Source: an optimization exercise on an open RTL-to-GDS flow (aim: small area). Production flows keep margins and buffers that such runs may drop. Only simulation tests tie the RTL to the original design; equivalence was not proved. Power is estimated from default activity; no workload was simulated.

==> flow/design.v <==
module arbiter(
    input logic clk,
    input logic rst_n,
    input logic req_i_1,
    input logic req_i_2,
    input logic req_split,
    output logic grant_i_1,
    output logic grant_i_2,
    output logic grant_split,
    output logic [1:0] sel
);
    typedef enum logic [1:0] {
        IDLE,
        GRANT_1,
        GRANT_2,
        GRANT_SPLIT
    } state_t;
    state_t current_state, next_state;
    always_ff @(posedge clk or negedge rst_n) begin
        if (!rst_n)
            current_state <= IDLE;
        else
            current_state <= next_state;
    end
    always_comb begin
        next_state = current_state;
        case (current_state)
            IDLE: begin
                if (req_split)
                    next_state = GRANT_SPLIT;
                else if (req_i_1)
                    next_state = GRANT_1;
                else if (req_i_2)
                    next_state = GRANT_2;
            end
            GRANT_1: begin
                if (!req_i_1)
                    next_state = IDLE;
            end
            GRANT_2: begin
                if (!req_i_2)
                    next_state = IDLE;
            end
            GRANT_SPLIT: begin
                if (!req_split)
                    next_state = IDLE;
            end
        endcase
    end
    always_comb begin
        grant_i_1 = 0;
        grant_i_2 = 0;
        grant_split = 0;
        sel = 2'b00;
        case (current_state)
            GRANT_1: begin
                grant_i_1 = 1;
                sel = 2'b01;
            end
            GRANT_2: begin
                grant_i_2 = 1;
                sel = 2'b10;
            end
            GRANT_SPLIT: begin
                grant_split = 1;
            end
        endcase
    end
endmodule
module addr_decoder #(
    parameter logic [15:0] TARGET1_BASE = 16'h0000,
    parameter int unsigned TARGET1_SIZE = 16'd2048,
    parameter logic [15:0] TARGET2_BASE = 16'h4000,
    parameter int unsigned TARGET2_SIZE = 16'd4096,
    parameter logic [15:0] TARGET3_BASE = 16'h8000,
    parameter int unsigned TARGET3_SIZE = 16'd4096
)(
    input  logic        clk,
    input  logic        rst_n,
    input  logic        bus_data_in,
    input  logic        bus_data_in_valid,
    input  logic        bus_mode,           
    input  logic [2:0]  release_valids,     
    output logic        target_1_valid,
    output logic        target_2_valid,
    output logic        target_3_valid,
    output logic [1:0]  sel
);
    localparam logic [15:0] TARGET1_LIMIT = TARGET1_BASE + 16'((TARGET1_SIZE > 0) ? (TARGET1_SIZE - 1) : 0);
    localparam logic [15:0] TARGET2_LIMIT = TARGET2_BASE + 16'((TARGET2_SIZE > 0) ? (TARGET2_SIZE - 1) : 0);
    localparam logic [15:0] TARGET3_LIMIT = TARGET3_BASE + 16'((TARGET3_SIZE > 0) ? (TARGET3_SIZE - 1) : 0);
    function automatic logic [2:0] decode_target(logic [15:0] addr);
        logic [2:0] result;
        result = 3'b000;
        if ((TARGET1_SIZE != 0) && (addr >= TARGET1_BASE) && (addr <= TARGET1_LIMIT))
            result[0] = 1'b1;
        if ((TARGET2_SIZE != 0) && (addr >= TARGET2_BASE) && (addr <= TARGET2_LIMIT))
            result[1] = 1'b1;
        if ((TARGET3_SIZE != 0) && (addr >= TARGET3_BASE) && (addr <= TARGET3_LIMIT))
            result[2] = 1'b1;
        decode_target = result;
    endfunction
    function automatic logic [1:0] encode_sel(logic [2:0] valid_vec);
        if (valid_vec[2])
            encode_sel = 2'b10;
        else if (valid_vec[1])
            encode_sel = 2'b01;
        else
            encode_sel = 2'b00;
    endfunction
    logic [15:0] addr_shift;
    logic [4:0] addr_bit_count;
    logic hold_active;
    logic [2:0] held_valids;
    logic [1:0] held_sel;
    logic [2:0] pending_valids;
    logic [1:0] pending_sel;
    logic pending_load;
    assign sel = held_sel;
    assign target_1_valid = held_valids[0];
    assign target_2_valid = held_valids[1];
    assign target_3_valid = held_valids[2];
    always_ff @(posedge clk or negedge rst_n) begin
        if (!rst_n) begin
            addr_shift <= '0;
            addr_bit_count <= '0;
            hold_active <= 1'b0;
            held_valids <= 3'b000;
            held_sel <= 2'b00;
            pending_valids <= 3'b000;
            pending_sel <= 2'b00;
            pending_load <= 1'b0;
        end else begin
            logic [2:0] next_valids;
            logic [1:0] next_sel;
            logic       next_hold_active;
            next_valids = held_valids;
            next_sel = held_sel;
            next_hold_active = hold_active;
            if (pending_load) begin
                next_valids = pending_valids;
                next_sel = pending_sel;
                next_hold_active = |pending_valids;
                pending_load <= 1'b0;
            end
            if (|release_valids) begin
                next_valids &= ~release_valids;
                next_sel = encode_sel(next_valids);
                next_hold_active = |next_valids;
            end
            held_valids <= next_valids;
            held_sel <= next_sel;
            hold_active <= next_hold_active;
            if (!bus_mode && bus_data_in_valid && !hold_active) begin
                logic [15:0] addr_next;
                addr_next = {bus_data_in, addr_shift[15:1]};
                addr_shift <= addr_next;
                if (addr_bit_count == 5'd15) begin
                    logic [2:0] decoded_valids;
                    logic [1:0] decoded_sel;
                    decoded_valids = decode_target(addr_next);
                    decoded_sel = encode_sel(decoded_valids);
                    pending_valids <= decoded_valids;
                    pending_sel <= decoded_sel;
                    pending_load <= 1'b1;
                    addr_bit_count <= 5'd0;
                end else begin
                    addr_bit_count <= addr_bit_count + 5'd1;
                end
            end else if (!bus_mode && !bus_data_in_valid && !hold_active && !pending_load) begin
                addr_shift <= '0;
                addr_bit_count <= 5'd0;
            end
        end
    end
endmodule
module init_port(
    input logic clk,
    input logic rst_n,
    input logic init_req,
    input logic arbiter_grant,
    input logic [7:0] init_data_out,
    input logic init_data_out_valid,
    input logic [15:0] init_addr_out,
    input logic init_addr_out_valid,
    input logic init_rw,  
    input logic init_ready,
    input logic target_split,
    input logic target_ack,
    input logic bus_data_in_valid,
    input logic bus_data_in,
    output logic bus_data_out,
    output logic init_grant,
    output logic [7:0] init_data_in,
    output logic init_data_in_valid,
    output logic bus_data_out_valid,
    output logic arbiter_req,
    output logic bus_mode,  
    output logic init_ack,
    output logic bus_init_ready,
    output logic bus_init_rw,
    output logic init_split_ack
);
assign init_grant = arbiter_grant;
assign arbiter_req = init_req;
assign bus_init_rw = init_rw;
assign bus_init_ready = init_ready;
logic init_ack_reg;
logic ack_pending_read;
logic read_data_pending;
logic [7:0] read_data_buffer;
assign init_ack = init_ack_reg;
assign init_split_ack = target_split;
logic [15:0] tx_shift;
logic [4:0] tx_bits_remaining;
logic tx_active;
logic [7:0] rx_shift;
logic [2:0] rx_bit_count;
logic [15:0] pending_addr;
logic addr_pending;
logic [7:0] pending_data;
logic data_pending;
logic addr_is_read;
logic expect_read_data;
logic rx_byte_ready;
always_ff @(posedge clk or negedge rst_n) begin
    if (!rst_n) begin
        tx_shift <= '0;
        tx_bits_remaining <= '0;
        tx_active <= 1'b0;
        bus_data_out <= 1'b0;
        bus_data_out_valid <= 1'b0;
        pending_addr <= '0;
        addr_pending <= 1'b0;
        pending_data <= '0;
        data_pending <= 1'b0;
        addr_is_read <= 1'b0;
        expect_read_data <= 1'b0;
        bus_mode <= 1'b0;
    end else begin
        bus_data_out_valid <= 1'b0;
        if (rx_byte_ready)
            expect_read_data <= 1'b0;
        if (arbiter_grant && init_req) begin
            if (init_addr_out_valid) begin
                pending_addr <= init_addr_out;
                addr_pending <= 1'b1;
                addr_is_read <= (init_rw == 1'b0);
            end
            if (init_data_out_valid) begin
                pending_data <= init_data_out;
                data_pending <= 1'b1;
            end
        end
        if (tx_active) begin
            bus_data_out <= tx_shift[0];
            bus_data_out_valid <= 1'b1;
            tx_shift <= {1'b0, tx_shift[15:1]};
            if (tx_bits_remaining == 5'd1) begin
                tx_active <= 1'b0;
                tx_bits_remaining <= '0;
            end else begin
                tx_bits_remaining <= tx_bits_remaining - 5'd1;
            end
        end else begin
            if (addr_pending) begin
                tx_shift <= pending_addr;
                tx_bits_remaining <= 5'd16;
                tx_active <= 1'b1;
                bus_mode <= 1'b0;
                addr_pending <= 1'b0;
                expect_read_data <= addr_is_read;
            end else if (data_pending) begin
                tx_shift <= {8'd0, pending_data};
                tx_bits_remaining <= 5'd8;
                tx_active <= 1'b1;
                bus_mode <= 1'b1;
                data_pending <= 1'b0;
                expect_read_data <= 1'b0;
            end else begin
                bus_mode <= expect_read_data ? 1'b1 : 1'b0;
            end
        end
    end
end
always_ff @(posedge clk or negedge rst_n) begin
    logic data_complete_now;
    if (!rst_n) begin
        rx_shift <= '0;
        rx_bit_count <= '0;
        init_data_in <= '0;
        init_data_in_valid <= 1'b0;
        rx_byte_ready <= 1'b0;
        init_ack_reg <= 1'b0;
        ack_pending_read <= 1'b0;
        read_data_pending <= 1'b0;
        read_data_buffer <= '0;
    end else begin
        logic data_now_valid;
        logic [7:0] data_now_value;
        logic release_data_now;
        logic [7:0] release_data_value;
        data_now_valid = 1'b0;
        data_now_value = '0;
        release_data_now = 1'b0;
        release_data_value = read_data_buffer;
        init_data_in_valid <= 1'b0;
        rx_byte_ready <= 1'b0;
        init_ack_reg <= 1'b0;
        if (bus_data_in_valid && !tx_active) begin
            logic [7:0] rx_next;
            rx_next = rx_shift;
            rx_next[rx_bit_count] = bus_data_in;
            if (rx_bit_count == 3'd7) begin
                rx_bit_count <= 3'd0;
                rx_shift <= '0;
                rx_byte_ready <= 1'b1;
                data_now_valid = 1'b1;
                data_now_value = rx_next;
                if (expect_read_data || ack_pending_read || read_data_pending) begin
                    read_data_buffer <= rx_next;
                    read_data_pending <= 1'b1;
                end else begin
                    init_data_in <= rx_next;
                    init_data_in_valid <= 1'b1;
                end
            end else begin
                rx_bit_count <= rx_bit_count + 3'd1;
                rx_shift <= rx_next;
            end
        end
        if (target_ack) begin
            if (data_now_valid || read_data_pending || ack_pending_read || expect_read_data) begin
                if (data_now_valid) begin
                    release_data_now = 1'b1;
                    release_data_value = data_now_value;
                    init_ack_reg <= 1'b1;
                    read_data_pending <= 1'b0;
                    ack_pending_read <= 1'b0;
                end else if (read_data_pending) begin
                    release_data_now = 1'b1;
                    release_data_value = read_data_buffer;
                    init_ack_reg <= 1'b1;
                    read_data_pending <= 1'b0;
                    ack_pending_read <= 1'b0;
                end else begin
                    ack_pending_read <= 1'b1;
                end
            end else begin
                init_ack_reg <= 1'b1;
            end
        end
        if (!target_ack && ack_pending_read && data_now_valid) begin
            release_data_now = 1'b1;
            release_data_value = data_now_value;
            init_ack_reg <= 1'b1;
            ack_pending_read <= 1'b0;
            read_data_pending <= 1'b0;
        end
        if (release_data_now) begin
            init_data_in <= release_data_value;
            init_data_in_valid <= 1'b1;
        end
    end
end
endmodule
module target_port(
    input  logic clk,
    input  logic rst_n,
    input  logic [7:0] target_data_out,
    input  logic target_data_out_valid,
    input  logic target_rw,  
    input  logic target_ready,
    input  logic target_ack,
    input  logic decoder_valid,
    input  logic bus_data_in_valid,
    input  logic bus_data_in,
    input  logic bus_mode,  
    output logic bus_data_out,
    output logic [7:0] target_data_in,
    output logic target_data_in_valid,
    output logic [15:0] target_addr_in,
    output logic target_addr_in_valid,
    output logic bus_data_out_valid,
    output logic bus_target_ready,
    output logic bus_target_rw,
    output logic bus_target_ack
);
    assign bus_target_rw = target_rw;
    assign bus_target_ready = target_ready;
    assign bus_target_ack = target_ack;
    logic [7:0] tx_shift;
    logic [3:0] tx_bits_remaining;
    logic tx_active;
    logic [15:0] rx_addr_shift;
    logic [4:0] addr_bit_count;
    logic [15:0] addr_buffer;
    logic addr_pending;
    logic addr_expect_data;
    logic [7:0] rx_data_shift;
    logic [2:0] data_bit_count;
    logic [7:0] data_buffer;
    logic data_pending;
    always_ff @(posedge clk or negedge rst_n) begin
        if (!rst_n) begin
            tx_shift <= '0;
            tx_bits_remaining <= '0;
            tx_active <= 1'b0;
            bus_data_out <= 1'b0;
            bus_data_out_valid <= 1'b0;
        end else begin
            bus_data_out_valid <= 1'b0;
            if (tx_active) begin
                bus_data_out <= tx_shift[0];
                bus_data_out_valid <= 1'b1;
                tx_shift <= {1'b0, tx_shift[7:1]};
                if (tx_bits_remaining == 4'd1) begin
                    tx_active <= 1'b0;
                    tx_bits_remaining <= '0;
                end else begin
                    tx_bits_remaining <= tx_bits_remaining - 4'd1;
                end
            end else if (target_data_out_valid) begin
                tx_shift <= target_data_out;
                tx_bits_remaining <= 4'd8;
                tx_active <= 1'b1;
            end
        end
    end
    always_ff @(posedge clk or negedge rst_n) begin
        if (!rst_n) begin
            rx_addr_shift <= '0;
            addr_bit_count <= '0;
            addr_buffer <= '0;
            addr_pending <= 1'b0;
            addr_expect_data <= 1'b0;
            rx_data_shift <= '0;
            data_bit_count <= '0;
            data_buffer <= '0;
            data_pending <= 1'b0;
            target_addr_in <= '0;
            target_addr_in_valid <= 1'b0;
            target_data_in <= '0;
            target_data_in_valid <= 1'b0;
        end else begin
            target_addr_in_valid <= 1'b0;
            target_data_in_valid <= 1'b0;
            if (addr_pending && decoder_valid) begin
                if (!addr_expect_data) begin
                    target_addr_in <= addr_buffer;
                    target_data_in <= '0;
                    target_addr_in_valid <= 1'b1;
                    addr_pending <= 1'b0;
                    addr_expect_data <= 1'b0;
                end else if (data_pending) begin
                    target_addr_in <= addr_buffer;
                    target_data_in <= data_buffer;
                    target_addr_in_valid <= 1'b1;
                    target_data_in_valid <= 1'b1;
                    addr_pending <= 1'b0;
                    addr_expect_data <= 1'b0;
                    data_pending <= 1'b0;
                    data_buffer <= '0;
                end
            end
            if (addr_pending && !decoder_valid && !bus_data_in_valid && !bus_mode) begin
                addr_pending <= 1'b0;
                addr_expect_data <= 1'b0;
                data_pending <= 1'b0;
                data_buffer <= '0;
            end
            if (bus_data_in_valid && !tx_active) begin
                if (!bus_mode && !addr_pending) begin
                    logic [15:0] updated_addr;
                    updated_addr = rx_addr_shift;
                    updated_addr[addr_bit_count] = bus_data_in;
                    if (addr_bit_count == 5'd15) begin
                        addr_buffer <= updated_addr;
                        addr_pending <= 1'b1;
                        addr_expect_data <= target_rw;
                        rx_addr_shift <= '0;
                        addr_bit_count <= 5'd0;
                    end else begin
                        rx_addr_shift <= updated_addr;
                        addr_bit_count <= addr_bit_count + 5'd1;
                    end
                end else if (bus_mode && addr_pending && addr_expect_data && !data_pending) begin
                    logic [7:0] updated_data;
                    updated_data = rx_data_shift;
                    updated_data[data_bit_count] = bus_data_in;
                    if (data_bit_count == 3'd7) begin
                        data_buffer <= updated_data;
                        data_pending <= 1'b1;
                        rx_data_shift <= '0;
                        data_bit_count <= 3'd0;
                    end else begin
                        rx_data_shift <= updated_data;
                        data_bit_count <= data_bit_count + 3'd1;
                    end
                end
            end
        end
    end
endmodule
module split_target_port(
    input logic clk,
    input logic rst_n,
    input logic split_req,
    input logic arbiter_grant,
    input logic [7:0] target_data_out,
    input logic target_data_out_valid,
    input logic target_rw,  
    input logic target_ready,
    input logic target_split_ack,
    input logic target_ack,
    input logic decoder_valid,
    input logic bus_data_in_valid,
    input logic bus_data_in,
    input logic bus_mode,  
    output logic bus_data_out,
    output logic split_grant,
    output logic [7:0] target_data_in,
    output logic target_data_in_valid,
    output logic [15:0] target_addr_in,
    output logic target_addr_in_valid,
    output logic bus_data_out_valid,
    output logic arbiter_split_req,
    output logic split_ack,
    output logic bus_target_ready,
    output logic bus_target_rw,
    output logic bus_split_ack,
    output logic bus_target_ack
);
assign split_grant = arbiter_grant;
assign arbiter_split_req = split_req;
assign bus_target_rw = target_rw;
assign bus_target_ready = target_ready;
assign bus_target_ack = target_ack;
assign bus_split_ack = target_split_ack;
assign split_ack = target_split_ack;
logic [7:0] tx_shift;
logic [3:0] tx_bits_remaining;
logic tx_active;
logic [15:0] rx_addr_shift;
logic [4:0] addr_bit_count;
logic [15:0] addr_buffer;
logic addr_pending;
logic addr_expect_data;
logic [7:0] rx_data_shift;
logic [2:0] data_bit_count;
logic [7:0] data_buffer;
logic data_pending;
always_ff @(posedge clk or negedge rst_n) begin
    if (!rst_n) begin
        tx_shift <= '0;
        tx_bits_remaining <= '0;
        tx_active <= 1'b0;
        bus_data_out <= 1'b0;
        bus_data_out_valid <= 1'b0;
    end else begin
        bus_data_out_valid <= 1'b0;
        if (tx_active) begin
            bus_data_out <= tx_shift[0];
            bus_data_out_valid <= 1'b1;
            tx_shift <= {1'b0, tx_shift[7:1]};
            if (tx_bits_remaining == 4'd1) begin
                tx_active <= 1'b0;
                tx_bits_remaining <= '0;
            end else begin
                tx_bits_remaining <= tx_bits_remaining - 4'd1;
            end
        end else if (target_data_out_valid) begin
            tx_shift <= target_data_out;
            tx_bits_remaining <= 4'd8;
            tx_active <= 1'b1;
        end
    end
end
always_ff @(posedge clk or negedge rst_n) begin
    if (!rst_n) begin
        rx_addr_shift <= '0;
        addr_bit_count <= '0;
        addr_buffer <= '0;
        addr_pending <= 1'b0;
        addr_expect_data <= 1'b0;
        rx_data_shift <= '0;
        data_bit_count <= '0;
        data_buffer <= '0;
        data_pending <= 1'b0;
        target_addr_in <= '0;
        target_addr_in_valid <= 1'b0;
        target_data_in <= '0;
        target_data_in_valid <= 1'b0;
    end else begin
        target_addr_in_valid <= 1'b0;
        target_data_in_valid <= 1'b0;
        if (addr_pending && decoder_valid) begin
            if (!addr_expect_data) begin
                target_addr_in <= addr_buffer;
                target_data_in <= '0;
                target_addr_in_valid <= 1'b1;
                addr_pending <= 1'b0;
                addr_expect_data <= 1'b0;
            end else if (data_pending) begin
                target_addr_in <= addr_buffer;
                target_data_in <= data_buffer;
                target_addr_in_valid <= 1'b1;
                target_data_in_valid <= 1'b1;
                addr_pending <= 1'b0;
                addr_expect_data <= 1'b0;
                data_pending <= 1'b0;
                data_buffer <= '0;
            end
        end
        if (addr_pending && !decoder_valid && !bus_data_in_valid && !bus_mode) begin
            addr_pending <= 1'b0;
            addr_expect_data <= 1'b0;
            data_pending <= 1'b0;
            data_buffer <= '0;
        end
        if (bus_data_in_valid && !tx_active) begin
            if (!bus_mode && !addr_pending) begin
                logic [15:0] updated_addr;
                updated_addr = rx_addr_shift;
                updated_addr[addr_bit_count] = bus_data_in;
                if (addr_bit_count == 5'd15) begin
                    addr_buffer <= updated_addr;
                    addr_pending <= 1'b1;
                    addr_expect_data <= target_rw;
                    rx_addr_shift <= '0;
                    addr_bit_count <= 5'd0;
                end else begin
                    rx_addr_shift <= updated_addr;
                    addr_bit_count <= addr_bit_count + 5'd1;
                end
            end else if (bus_mode && addr_pending && addr_expect_data && !data_pending) begin
                logic [7:0] updated_data;
                updated_data = rx_data_shift;
                updated_data[data_bit_count] = bus_data_in;
                if (data_bit_count == 3'd7) begin
                    data_buffer <= updated_data;
                    data_pending <= 1'b1;
                    rx_data_shift <= '0;
                    data_bit_count <= 3'd0;
                end else begin
                    rx_data_shift <= updated_data;
                    data_bit_count <= data_bit_count + 3'd1;
                end
            end
        end
    end
end
endmodule
module bus #(
    parameter logic [15:0] TARGET1_BASE = 16'h0000,
    parameter int unsigned TARGET1_SIZE = 16'd2048,
    parameter logic [15:0] TARGET2_BASE = 16'h4000,
    parameter int unsigned TARGET2_SIZE = 16'd4096,
    parameter logic [15:0] TARGET3_BASE = 16'h8000,
    parameter int unsigned TARGET3_SIZE = 16'd4096
)(
    input  logic         clk,
    input  logic         rst_n,
    input  logic         init1_req,
    input  logic [7:0]   init1_data_out,
    input  logic         init1_data_out_valid,
    input  logic [15:0]  init1_addr_out,
    input  logic         init1_addr_out_valid,
    input  logic         init1_rw,
    input  logic         init1_ready,
    output logic         init1_grant,
    output logic [7:0]   init1_data_in,
    output logic         init1_data_in_valid,
    output logic         init1_ack,
    output logic         init1_split_ack,
    input  logic         init2_req,
    input  logic [7:0]   init2_data_out,
    input  logic         init2_data_out_valid,
    input  logic [15:0]  init2_addr_out,
    input  logic         init2_addr_out_valid,
    input  logic         init2_rw,
    input  logic         init2_ready,
    output logic         init2_grant,
    output logic [7:0]   init2_data_in,
    output logic         init2_data_in_valid,
    output logic         init2_ack,
    output logic         init2_split_ack,
    input  logic         target1_ready,
    input  logic         target1_ack,
    input  logic [7:0]   target1_data_out,
    input  logic         target1_data_out_valid,
    output logic [15:0]  target1_addr_in,
    output logic         target1_addr_in_valid,
    output logic [7:0]   target1_data_in,
    output logic         target1_data_in_valid,
    output logic         target1_rw,
    input  logic         target2_ready,
    input  logic         target2_ack,
    input  logic [7:0]   target2_data_out,
    input  logic         target2_data_out_valid,
    output logic [15:0]  target2_addr_in,
    output logic         target2_addr_in_valid,
    output logic [7:0]   target2_data_in,
    output logic         target2_data_in_valid,
    output logic         target2_rw,
    input  logic         split_target_ready,
    input  logic         split_target_ack,
    input  logic         split_target_split_ack,
    input  logic [7:0]   split_target_data_out,
    input  logic         split_target_data_out_valid,
    input  logic         split_target_req,
    output logic [15:0]  split_target_addr_in,
    output logic         split_target_addr_in_valid,
    output logic [7:0]   split_target_data_in,
    output logic         split_target_data_in_valid,
    output logic         split_target_rw,
    output logic         split_target_grant
);
    typedef enum logic [1:0] {
        INIT_NONE = 2'b00,
        INIT_1    = 2'b01,
        INIT_2    = 2'b10
    } init_sel_t;
    logic init1_bus_data_out;
    logic init1_bus_data_out_valid;
    logic init1_bus_mode;
    logic init1_bus_data_in;
    logic init1_bus_data_in_valid;
    logic init1_bus_init_ready;
    logic init1_bus_init_rw;
    logic init1_target_ack_int;
    logic init1_target_split_int;
    logic init1_arbiter_req;
    logic init1_arbiter_grant;
    logic init2_bus_data_out;
    logic init2_bus_data_out_valid;
    logic init2_bus_mode;
    logic init2_bus_data_in;
    logic init2_bus_data_in_valid;
    logic init2_bus_init_ready;
    logic init2_bus_init_rw;
    logic init2_target_ack_int;
    logic init2_target_split_int;
    logic init2_arbiter_req;
    logic init2_arbiter_grant;
    logic target1_bus_data_out;
    logic target1_bus_data_out_valid;
    logic target1_bus_target_ack;
    logic target2_bus_data_out;
    logic target2_bus_data_out_valid;
    logic target2_bus_target_ack;
    logic split_port_bus_data_out;
    logic split_port_bus_data_out_valid;
    logic split_port_bus_target_ack;
    logic split_port_bus_split_ack;
    logic split_port_arbiter_split_req;
    logic [1:0] arb_sel_bits;
    init_sel_t active_init;
    logic [1:0] decoder_sel;
    logic       target1_valid;
    logic       target2_valid;
    logic       target3_valid;
    logic       target1_select_hold;
    logic       target2_select_hold;
    logic       target3_select_hold;
    logic       target1_release_pending;
    logic       target2_release_pending;
    logic       target3_release_pending;
    logic       target1_decoder_release;
    logic       target2_decoder_release;
    logic       target3_decoder_release;
    logic [2:0] decoder_release;
    logic [1:0] response_sel;
    logic       split_route_active;
    logic       split_response_pending;
    init_sel_t  target1_owner;
    init_sel_t  target2_owner;
    init_sel_t  target3_owner;
    init_sel_t  response_owner;
        init_sel_t target1_owner_eff;
        init_sel_t target2_owner_eff;
        init_sel_t target3_owner_eff;
    logic       target1_expect_data;
    logic       target1_data_seen;
    logic       target2_expect_data;
    logic       target2_data_seen;
    logic       target3_expect_data;
    logic       target3_data_seen;
    logic forward_data;
    logic forward_valid;
    logic forward_mode;
    logic last_bus_rw;
    logic current_bus_rw;
    init_sel_t split_owner;
    logic      grant_i1;
    logic      grant_i2;
    logic      grant_split;
    logic response_data;
    logic response_valid;
    logic response_ack;
    init_port u_init_port_1 (
        .clk(clk),
        .rst_n(rst_n),
        .init_req(init1_req),
        .arbiter_grant(init1_arbiter_grant),
        .init_data_out(init1_data_out),
        .init_data_out_valid(init1_data_out_valid),
        .init_addr_out(init1_addr_out),
        .init_addr_out_valid(init1_addr_out_valid),
        .init_rw(init1_rw),
        .init_ready(init1_ready),
        .target_split(init1_target_split_int),
        .target_ack(init1_target_ack_int),
        .bus_data_in_valid(init1_bus_data_in_valid),
        .bus_data_in(init1_bus_data_in),
        .bus_data_out(init1_bus_data_out),
        .init_grant(init1_grant),
        .init_data_in(init1_data_in),
        .init_data_in_valid(init1_data_in_valid),
        .bus_data_out_valid(init1_bus_data_out_valid),
        .arbiter_req(init1_arbiter_req),
        .bus_mode(init1_bus_mode),
        .init_ack(init1_ack),
        .bus_init_ready(init1_bus_init_ready),
        .bus_init_rw(init1_bus_init_rw),
        .init_split_ack(init1_split_ack)
    );
    init_port u_init_port_2 (
        .clk(clk),
        .rst_n(rst_n),
        .init_req(init2_req),
        .arbiter_grant(init2_arbiter_grant),
        .init_data_out(init2_data_out),
        .init_data_out_valid(init2_data_out_valid),
        .init_addr_out(init2_addr_out),
        .init_addr_out_valid(init2_addr_out_valid),
        .init_rw(init2_rw),
        .init_ready(init2_ready),
        .target_split(init2_target_split_int),
        .target_ack(init2_target_ack_int),
        .bus_data_in_valid(init2_bus_data_in_valid),
        .bus_data_in(init2_bus_data_in),
        .bus_data_out(init2_bus_data_out),
        .init_grant(init2_grant),
        .init_data_in(init2_data_in),
        .init_data_in_valid(init2_data_in_valid),
        .bus_data_out_valid(init2_bus_data_out_valid),
        .arbiter_req(init2_arbiter_req),
        .bus_mode(init2_bus_mode),
        .init_ack(init2_ack),
        .bus_init_ready(init2_bus_init_ready),
        .bus_init_rw(init2_bus_init_rw),
        .init_split_ack(init2_split_ack)
    );
    target_port u_target_port_1 (
        .clk(clk),
        .rst_n(rst_n),
        .target_data_out(target1_data_out),
        .target_data_out_valid(target1_data_out_valid),
        .target_rw(target1_rw),
        .target_ready(target1_ready),
        .target_ack(target1_ack),
        .decoder_valid(target1_valid),
        .bus_data_in_valid(forward_valid),
        .bus_data_in(forward_data),
        .bus_mode(forward_mode),
        .bus_data_out(target1_bus_data_out),
        .target_data_in(target1_data_in),
        .target_data_in_valid(target1_data_in_valid),
        .target_addr_in(target1_addr_in),
        .target_addr_in_valid(target1_addr_in_valid),
        .bus_data_out_valid(target1_bus_data_out_valid),
        .bus_target_ready(),
        .bus_target_rw(),
        .bus_target_ack(target1_bus_target_ack)
    );
    target_port u_target_port_2 (
        .clk(clk),
        .rst_n(rst_n),
        .target_data_out(target2_data_out),
        .target_data_out_valid(target2_data_out_valid),
        .target_rw(target2_rw),
        .target_ready(target2_ready),
        .target_ack(target2_ack),
        .decoder_valid(target2_valid),
        .bus_data_in_valid(forward_valid),
        .bus_data_in(forward_data),
        .bus_mode(forward_mode),
        .bus_data_out(target2_bus_data_out),
        .target_data_in(target2_data_in),
        .target_data_in_valid(target2_data_in_valid),
        .target_addr_in(target2_addr_in),
        .target_addr_in_valid(target2_addr_in_valid),
        .bus_data_out_valid(target2_bus_data_out_valid),
        .bus_target_ready(),
        .bus_target_rw(),
        .bus_target_ack(target2_bus_target_ack)
    );
    split_target_port u_split_target_port (
        .clk(clk),
        .rst_n(rst_n),
        .split_req(split_target_req),
        .arbiter_grant(grant_split),
        .target_data_out(split_target_data_out),
        .target_data_out_valid(split_target_data_out_valid),
        .target_rw(split_target_rw),
        .target_ready(split_target_ready),
        .target_split_ack(split_target_split_ack),
        .target_ack(split_target_ack),
        .decoder_valid(target3_valid),
        .bus_data_in_valid(forward_valid),
        .bus_data_in(forward_data),
        .bus_mode(forward_mode),
        .bus_data_out(split_port_bus_data_out),
        .split_grant(split_target_grant),
        .target_data_in(split_target_data_in),
        .target_data_in_valid(split_target_data_in_valid),
        .target_addr_in(split_target_addr_in),
        .target_addr_in_valid(split_target_addr_in_valid),
        .bus_data_out_valid(split_port_bus_data_out_valid),
        .arbiter_split_req(split_port_arbiter_split_req),
        .split_ack(),
        .bus_target_ready(),
        .bus_target_rw(),
        .bus_split_ack(split_port_bus_split_ack),
        .bus_target_ack(split_port_bus_target_ack)
    );
    arbiter u_arbiter (
        .clk(clk),
        .rst_n(rst_n),
        .req_i_1(init1_arbiter_req),
        .req_i_2(init2_arbiter_req),
        .req_split(split_port_arbiter_split_req),
        .grant_i_1(grant_i1),
        .grant_i_2(grant_i2),
        .grant_split(grant_split),
        .sel(arb_sel_bits)
    );
    assign decoder_release = {target3_decoder_release, target2_decoder_release, target1_decoder_release};
    addr_decoder #(
        .TARGET1_BASE(TARGET1_BASE),
        .TARGET1_SIZE(TARGET1_SIZE),
        .TARGET2_BASE(TARGET2_BASE),
        .TARGET2_SIZE(TARGET2_SIZE),
        .TARGET3_BASE(TARGET3_BASE),
        .TARGET3_SIZE(TARGET3_SIZE)
    ) u_addr_decoder (
        .clk(clk),
        .rst_n(rst_n),
        .bus_data_in(forward_data),
        .bus_data_in_valid(forward_valid),
        .bus_mode(forward_mode),
        .release_valids(decoder_release),
        .target_1_valid(target1_valid),
        .target_2_valid(target2_valid),
        .target_3_valid(target3_valid),
        .sel(decoder_sel)
    );
    always_ff @(posedge clk or negedge rst_n) begin
        if (!rst_n) begin
            target1_select_hold <= 1'b0;
            target2_select_hold <= 1'b0;
            target3_select_hold <= 1'b0;
            target1_release_pending <= 1'b0;
            target2_release_pending <= 1'b0;
            target3_release_pending <= 1'b0;
            target1_decoder_release <= 1'b0;
            target2_decoder_release <= 1'b0;
            target3_decoder_release <= 1'b0;
            target1_owner <= INIT_NONE;
            target2_owner <= INIT_NONE;
            target3_owner <= INIT_NONE;
            target1_expect_data <= 1'b0;
            target1_data_seen   <= 1'b0;
            target2_expect_data <= 1'b0;
            target2_data_seen   <= 1'b0;
            target3_expect_data <= 1'b0;
            target3_data_seen   <= 1'b0;
        end else begin
            target1_decoder_release <= 1'b0;
            target2_decoder_release <= 1'b0;
            target3_decoder_release <= 1'b0;
            if (target1_valid && !target1_select_hold) begin
                target1_select_hold <= 1'b1;
                target1_release_pending <= 1'b0;
                target1_expect_data <= (current_bus_rw == 1'b0);
                target1_data_seen   <= 1'b0;
                if (active_init != INIT_NONE)
                    target1_owner <= active_init;
            end
            if (target1_bus_target_ack)
                target1_release_pending <= 1'b1;
            if (target1_select_hold && target1_bus_data_out_valid)
                target1_data_seen <= 1'b1;
            if (target1_select_hold && target1_release_pending &&
                (!target1_expect_data || (target1_data_seen && !target1_bus_data_out_valid))) begin
                target1_select_hold <= 1'b0;
                target1_release_pending <= 1'b0;
                target1_decoder_release <= 1'b1;
                target1_owner <= INIT_NONE;
                target1_expect_data <= 1'b0;
                target1_data_seen   <= 1'b0;
            end
            if (target2_valid && !target2_select_hold) begin
                target2_select_hold <= 1'b1;
                target2_release_pending <= 1'b0;
                target2_expect_data <= (current_bus_rw == 1'b0);
                target2_data_seen   <= 1'b0;
                if (active_init != INIT_NONE)
                    target2_owner <= active_init;
            end
            if (target2_bus_target_ack)
                target2_release_pending <= 1'b1;
            if (target2_select_hold && target2_bus_data_out_valid)
                target2_data_seen <= 1'b1;
            if (target2_select_hold && target2_release_pending &&
                (!target2_expect_data || (target2_data_seen && !target2_bus_data_out_valid))) begin
                target2_select_hold <= 1'b0;
                target2_release_pending <= 1'b0;
                target2_decoder_release <= 1'b1;
                target2_owner <= INIT_NONE;
                target2_expect_data <= 1'b0;
                target2_data_seen   <= 1'b0;
            end
            if (target3_valid && !target3_select_hold) begin
                target3_select_hold <= 1'b1;
                target3_release_pending <= 1'b0;
                target3_expect_data <= (current_bus_rw == 1'b0);
                target3_data_seen   <= 1'b0;
                if (active_init != INIT_NONE)
                    target3_owner <= active_init;
            end
            if (split_port_bus_split_ack) begin
                target3_select_hold <= 1'b0;
                target3_release_pending <= 1'b0;
                target3_decoder_release <= 1'b1;
                target3_owner <= INIT_NONE;
                target3_expect_data <= 1'b0;
                target3_data_seen   <= 1'b0;
            end else begin
                if (split_port_bus_target_ack)
                    target3_release_pending <= 1'b1;
                if (target3_select_hold && split_port_bus_data_out_valid)
                    target3_data_seen <= 1'b1;
                if (target3_select_hold && target3_release_pending &&
                    (!target3_expect_data || (target3_data_seen && !split_port_bus_data_out_valid))) begin
                    target3_select_hold <= 1'b0;
                    target3_release_pending <= 1'b0;
                    target3_decoder_release <= 1'b1;
                    target3_owner <= INIT_NONE;
                    target3_expect_data <= 1'b0;
                    target3_data_seen   <= 1'b0;
                end
            end
        end
    end
    always_ff @(posedge clk or negedge rst_n) begin
        if (!rst_n) begin
            active_init <= INIT_NONE;
        end else begin
            if (grant_i1) begin
                active_init <= INIT_1;
            end else if (grant_i2) begin
                active_init <= INIT_2;
            end else if ((active_init == INIT_1 && !init1_arbiter_req) ||
                         (active_init == INIT_2 && !init2_arbiter_req)) begin
                active_init <= INIT_NONE;
            end
        end
    end
    always_comb begin
        forward_data  = 1'b0;
        forward_valid = 1'b0;
        forward_mode  = 1'b0;
        if (grant_split) begin
            forward_mode = 1'b1;
        end else begin
            unique case (active_init)
                INIT_1: begin
                    forward_data  = init1_bus_data_out;
                    forward_valid = init1_bus_data_out_valid;
                    forward_mode  = init1_bus_mode;
                end
                INIT_2: begin
                    forward_data  = init2_bus_data_out;
                    forward_valid = init2_bus_data_out_valid;
                    forward_mode  = init2_bus_mode;
                end
                default: ;
            endcase
        end
    end
    always_ff @(posedge clk or negedge rst_n) begin
        if (!rst_n) begin
            last_bus_rw <= 1'b0;
        end else begin
            case (active_init)
                INIT_1: last_bus_rw <= init1_bus_init_rw;
                INIT_2: last_bus_rw <= init2_bus_init_rw;
                default: ;
            endcase
        end
    end
    always_comb begin
        unique case (active_init)
            INIT_1: current_bus_rw = init1_bus_init_rw;
            INIT_2: current_bus_rw = init2_bus_init_rw;
            default: current_bus_rw = last_bus_rw;
        endcase
    end
    assign target1_rw      = current_bus_rw;
    assign target2_rw      = current_bus_rw;
    assign split_target_rw = current_bus_rw;
    always_ff @(posedge clk or negedge rst_n) begin
        if (!rst_n) begin
            split_owner <= INIT_NONE;
            split_response_pending <= 1'b0;
        end else begin
            if (split_port_bus_split_ack) begin
                if (active_init != INIT_NONE)
                    split_owner <= active_init;
                else if (grant_i1)
                    split_owner <= INIT_1;
                else if (grant_i2)
                    split_owner <= INIT_2;
                split_response_pending <= 1'b1;
            end
            if (split_port_bus_target_ack)
                split_response_pending <= 1'b0;
            if (!split_response_pending &&
                !target3_select_hold &&
                !split_port_bus_data_out_valid &&
                !split_port_bus_target_ack) begin
                split_owner <= INIT_NONE;
            end
        end
    end
    assign split_route_active = (split_owner != INIT_NONE) &&
                                 (target3_select_hold || split_port_bus_data_out_valid || split_port_bus_target_ack);
        always_comb begin
            target1_owner_eff = target1_owner;
            if ((target1_owner_eff == INIT_NONE) && (active_init != INIT_NONE) &&
                (target1_select_hold || target1_valid))
                target1_owner_eff = active_init;
            target2_owner_eff = target2_owner;
            if ((target2_owner_eff == INIT_NONE) && (active_init != INIT_NONE) &&
                (target2_select_hold || target2_valid))
                target2_owner_eff = active_init;
            target3_owner_eff = target3_owner;
            if ((target3_owner_eff == INIT_NONE) && (active_init != INIT_NONE) &&
                (target3_select_hold || target3_valid))
                target3_owner_eff = active_init;
        end
    always_comb begin
        if (split_route_active)
            response_sel = 2'b10;
        else if (target3_select_hold)
            response_sel = 2'b10;
        else if (target2_select_hold)
            response_sel = 2'b01;
        else if (target1_select_hold)
            response_sel = 2'b00;
        else
            response_sel = 2'b00;
    end
    always_comb begin
        if (split_route_active) begin
            response_owner = split_owner;
        end else begin
            unique case (response_sel)
                    2'b10: response_owner = target3_owner_eff;
                    2'b01: response_owner = target2_owner_eff;
                    default: response_owner = target1_owner_eff;
            endcase
        end
    end
    always_comb begin
        response_data  = 1'b0;
        response_valid = 1'b0;
        response_ack   = 1'b0;
        unique case (response_sel)
            2'b10: begin
                response_data  = split_port_bus_data_out;
                response_valid = split_port_bus_data_out_valid;
                response_ack   = split_port_bus_target_ack;
            end
            2'b01: begin
                response_data  = target2_bus_data_out;
                response_valid = target2_bus_data_out_valid;
                response_ack   = target2_bus_target_ack;
            end
            default: begin
                response_data  = target1_bus_data_out;
                response_valid = target1_bus_data_out_valid;
                response_ack   = target1_bus_target_ack;
            end
        endcase
    end
    always_comb begin
        init1_bus_data_in        = 1'b0;
        init1_bus_data_in_valid  = 1'b0;
        init1_target_ack_int     = 1'b0;
        init1_target_split_int   = 1'b0;
        init2_bus_data_in        = 1'b0;
        init2_bus_data_in_valid  = 1'b0;
        init2_target_ack_int     = 1'b0;
        init2_target_split_int   = 1'b0;
        case (response_owner)
            INIT_1: begin
                init1_bus_data_in       = response_data;
                init1_bus_data_in_valid = response_valid;
                init1_target_ack_int    = response_ack;
            end
            INIT_2: begin
                init2_bus_data_in       = response_data;
                init2_bus_data_in_valid = response_valid;
                init2_target_ack_int    = response_ack;
            end
            default: ;
        endcase
        if (split_port_bus_split_ack) begin
            case (active_init)
                INIT_1: init1_target_split_int = 1'b1;
                INIT_2: init2_target_split_int = 1'b1;
                default: begin
                    if (split_owner == INIT_1)
                        init1_target_split_int = 1'b1;
                    else if (split_owner == INIT_2)
                        init2_target_split_int = 1'b1;
                end
            endcase
        end
    end
    assign init1_arbiter_grant = grant_i1 | (grant_split && split_owner == INIT_1);
    assign init2_arbiter_grant = grant_i2 | (grant_split && split_owner == INIT_2);
endmodule
==> flow/run.sh <==
#!/bin/bash
# synth_recipe.tcl (not shown) runs the flow's synth.tcl, then flattens the netlist and writes it again
# the make line also repeats each setting of config.mk as NAME=value (left out here)
make -C /OpenROAD-flow-scripts/flow DESIGN_CONFIG=/design/flow/config.mk WORK_HOME=/design/flow/orfs CLKGATE_MAP_FILE= SYNTH_SCRIPT=/design/flow/synth_recipe.tcl finish
==> flow/config.mk <==
export PLATFORM = sky130hd
export DESIGN_NAME = bus
export DESIGN_NICKNAME = bus
export VERILOG_FILES = /design/flow/design.v
export SDC_FILE = /design/flow/constraint.sdc
export NUM_CORES = 4
export LEC_CHECK = 0
export CAP_MARGIN = 20
export CORE_MARGIN = 2
export CORE_UTILIZATION = 40
export PLACE_DENSITY = 0.6
export SLEW_MARGIN = 20
==> flow/constraint.sdc <==
create_clock -name core_clock -period 4.0 [get_ports {clk}]
set_input_delay 0.8000 -clock core_clock [delete_from_list [all_inputs] [get_ports {clk}]]
set_output_delay 0.8000 -clock core_clock [all_outputs]
set_load 0.01 [all_outputs]
==> summary.md <==
| Metric | Value |
|---|---|
| Status | `complete, no violations` |
| I/O pin total | `201` |
| Cts bufs inserted | `56` |
| Die area | `62200 um^2` |
| Crit path max-delay cell type | `dfrtp_1` |
| Critical path's top delay family | `buffers and inverters` |
| Depth of the CTS H-tree | `2` |
| Crit-path max FO | `7` |
| Initial detailed-routing violation count | `1059` |
| Fmax | `262 MHz` |
| Crit share post-route | `95.6%` |
| Largest net degree at the start of global routing | `94` |
| Dpl cell area | `27000 um^2` |
| Worst setup path category | `flip-flop to output port` |
| GPL Wtd Cong | `~0.82` |
| # Max-Cap Violations | `0` |
| Hold Vio Cnt, Final | `0` |
| Layout cells sized above 1 | `9.86%` |
| Number of global-route vias before repair | `18300` |
| Post-synthesis sequential area ratio | `53.6%` |
| Starting Density | `roughly 41%` |
| Synthesized cell area | `24100 um^2` |
| Setup ws final | `176 ps` |
| Synth Register Bits | `516` |
| Nets@finish | `2772` |
| Mux cell area share after synthesis | `under 10%` |
| Tightest Pin Transition | `943 ps` |
| Total grt overflow | `0` |
| Most common cell in the netlist | `dfrtp_1` |
| Dpl ws | `-100 ps` |
| Flop-to-flop setup slack | `530 ps` |
| Final Non-Filler Cells | `3431` |
| Reg2reg start | `split_owner[0]` |
| Data arrival time of the worst path | `3020 ps` |
| Final critical-path required period | `3820 ps` |
| Dominant cell type by area after synthesis | `dfrtp_1` |
| Drt pass-1 iters | `5` |
| Pleak | `between 10 and 15 nW` |
| Syn avg cell area | `9.92 um^2` |
| Highest Signal Layer | `met5` |
| IO Port Bufs | `~200` |
| Initial antenna violation count | `1` |
| CTS tree | `done` |
| Die Y | `249 um` |
| DR WL met2 | `26.1 mm` |
| Pwr dens | `578 nW/um^2` |
| Core region area | `59200 um^2` |
| Buf/Inv on CP | `4` |
| Yosys cell types | `78` |
| Dpl cells | `3328` |
| Synth area leaders | `dfrtp_1 (54%), nand2_1 (7.5%), o21ai_0 (5.1%)` |
| P&R area growth vs syn | `20.0%` |
| Reg-to-reg critical path endpoint | `u_init_port_1.init_data_in[7]` |
| Synth Area in Simple Gates | `14.9%` |
| Fill cells | `5472` |
| Power, Total | `0.0167 W` |
| Adder-Cell Fraction of Synth Area | `roughly 3.2%` |
| CP required | `roughly 3200 ps` |
| Final Setup Violations | `0` |
| Hold Path Class | `input pin to asynchronous set/reset pin` |
| DRT antenna net count | `0` |
| Max incr delay on CP | `510 ps` |
| Clock buffer depth | `3` |
| Async set-or-reset flop fraction in the synthesized netlist | `100%` |
| Worst skew pair latency | `610 ps` |
| Die X | `249 um` |
| Post-DP HPWL | `38.2 mm` |
| Worst setup SP type | `flip-flop` |
| Max-Slew Margin vs Limit | `37.1%` |
| CTS sink cnt | `516` |
| Met1 wire length | `26.3 mm` |
| First-pass GRT wire length | `93.8 mm` |
| Cells along the critical path | `inv_1 -> ha_1 -> a22oi_1 -> a21o_1 -> clkinvlp_4 -> buf_4 -> clkdlybuf4s50_1` |
| Compound-Gate Fraction of Synth Area | `16.7%` |
| CTS root buf | `clkbuf_16` |
| DRC | `0` |
| Primary FF master, synth | `dfrtp_1` |
| Worst VDD drop | `~430 uV` |
| Synth top cells by count | `dfrtp_1 (516), nand2_1 (483), o21ai_0 (245), a21oi_1 (141), nor2_1 (115)` |
| Net Count, Synth | `2585` |
| Crit. End Element | `output port` |
| Post-route cell area | `28900 um^2` |
| RSZ-0062 raised after global routing | `no` |
| Reg clk slew, reported paths | `60 ps` |
| Final hold slack | `187 ps` |
| FF-to-FF path depth | `14` |
| Hold_buf cts | `0` |
| Top cell type's share of synthesized area | `53.6%` |
| Setup Skew | `17.9 ps` |
| Largest family of logic cells by synthesized area | `compound AO/OA/AOI/OAI gates` |
| Post-synthesis xor/xnor area fraction | `0.691%` |
| Metal3 WL | `roughly 2.2 mm` |
| Post-synth EDFFs | `0` |
worst register-to-register path, delay by kind of cell, from the launching register on:
family                   cells  cell delay (ps)
flip-flops                   1              450
AO/OA/AOI/OAI                6             1350
buffers and inverters        3              480
adder cells (fa/ha/maj)      1              230
multiplexers                 1              160
AND/OR/NAND/NOR              3              750
how the worst max path moves through the flow:
stage / from / end / depth (start not counted) / slack (ps)
floorplan: split_target_ack / u_init_port_2.init_data_in[0] / 12 / 420
global placement: split_target_ack / u_init_port_2.rx_shift[7] / 13 / 30
detailed placement: split_target_ack / u_init_port_2.rx_shift[4] / 13 / -100
CTS: active_init[0] / split_target_rw / 6 / 120
global route: active_init[0] / target1_rw / 7 / 50
finish: active_init[0] / target1_rw / 7 / 180
layout make-up:
type | instances | area, um^2 | area share, %
multi-input combinational | 1691 | 10300 | 35.6
sequential | 516 | 12900 | 44.7
clock inverter | 17 | 203 | 0.701
timing repair buffer | 259 | 2520 | 8.74
inverter | 91 | 345 | 1.20
tap | 773 | 967 | 3.35
clock buffer | 84 | 1650 | 5.70
routing by layer:
layer,track usage (%),vias up
met3,3.04,81
met1,24.7,8975
li1,-,8867
met4,5.27,2
met5,0,-
met2,29.1,326
through the flow:
step,TNS (ps),util (%)
floorplan,0,-
global placement,0,45.6
detailed placement,-1000,45.6
CTS,0,48.7
global route,0,48.8
finish,0,48.8
cells by family after synthesis:
logic type,Yosys count
simple gates,811
compound gates,638
flops,516
buf+inv,221
mux,161
fa+ha+maj,62
xor+xnor,19
what timing repair did:
item	CTS	global route
buffers inserted	0	2
gates resized for setup	0	1
endpoints found under the setup margin	0	1
where the power goes:
part / internal (W) / total (W) / switching, W / leakage, nW
Clock: 0.00309 / 0.00522 / 0.00213 / 0.900
Combinational: 0.00195 / 0.00463 / 0.00268 / 5.07
Sequential: 0.00607 / 0.00684 / 0.000776 / 6.88
placed cells by master, fill, tap and decap left out, types with 11 or more instances in the layout:
cell type	instances
buf_4	57
clkbuf_8	12
nor2_1	115
nor3_1	35
o31ai_1	28
clkdlybuf4s50_1	194
ha_1	62
nand2b_1	28
xnor2_1	13
nand2_1	483
nand3_1	48
o22ai_1	29
clkbuf_1	15
a21oi_1	141
o2bb2ai_1	18
inv_1	86
o21ai_0	245
mux2i_1	67
a22o_1	57
dfrtp_1	516
mux2_2	63
mux2_1	23
nor3b_1	21
clkbuf_16	57
a22oi_1	34
o21ai_1	11
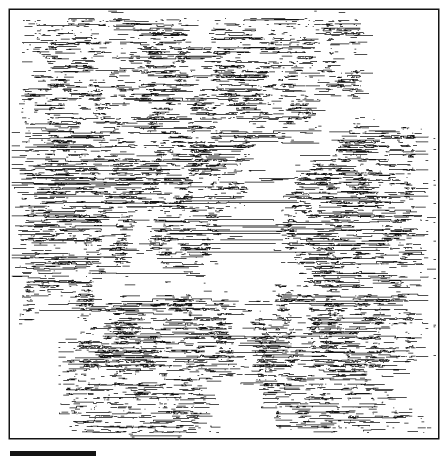
**Above:** met1 routing.
Scale bar: 50 um.
wire length on this layer: 26.3 mm
longest straight run: 71.8 um
share of all routed wire: 47%
nets with wire on the layer: 2536
Vias: 18300
met1 usage: 24.7%
DRT Wirelength: 55.7 mm

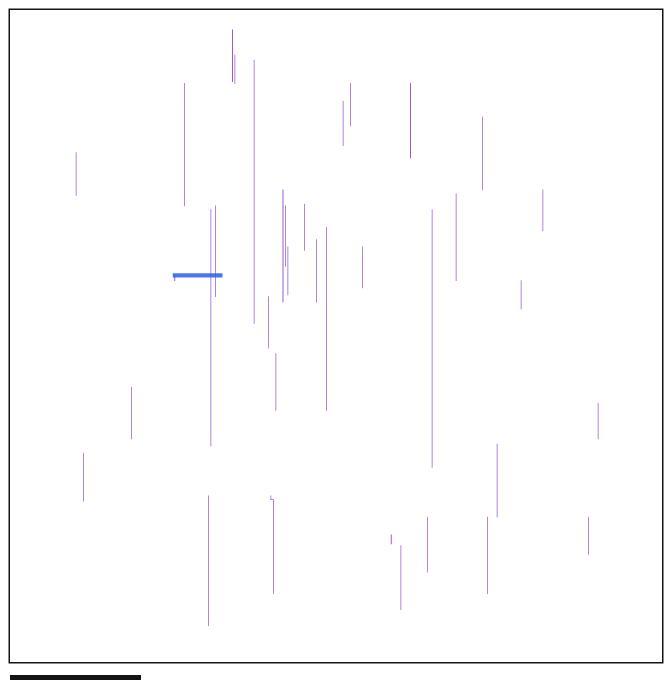
**Above:** signal wires by layer.
Scale bar: 50 um. Only two layers are drawn.
| colour | layer | wire length |
|---|---|---|
| blue | metal 5 | 17.5 um |
| purple | metal 4 | 1080 um |
routed len/inst: 16.2 um
Total GRT Usage: 17.9%

## re-timing with driven ports
In the flow no input, the clock included, has a driving cell. The finished layout below was timed again as built, in two steps.
Step 1 (the two cells are an assumption about what drives the block):
set clk [get_ports {clk}]
set_driving_cell -lib_cell sky130_fd_sc_hd__clkbuf_16 $clk
set_driving_cell -lib_cell sky130_fd_sc_hd__buf_2 [delete_from_list [all_inputs] $clk]
Step 2 moves the port delays by t, midway between the first and last clock arrival at a register: inputs arrive t later, outputs are due t later. That takes back most of the time a late clock gives input paths.
Slacks: ideal ports / drivers / drivers and shift; pairs: ideal ports / drivers.
t, ns: 0.658
slack for setup (ns): 0.176 / 0.115 / -0.212
hold WS [ns]: 0.187 / 0.178 / 0.449
worst setup path at the end: input to register
clock arrival spread, ns: 0.018 / 0.018
With both steps, setup timing fails in this run, where it was met with ideal ports. The setup slack of this run moves by -0.061 ns with the drivers and by -0.388 ns with both steps.
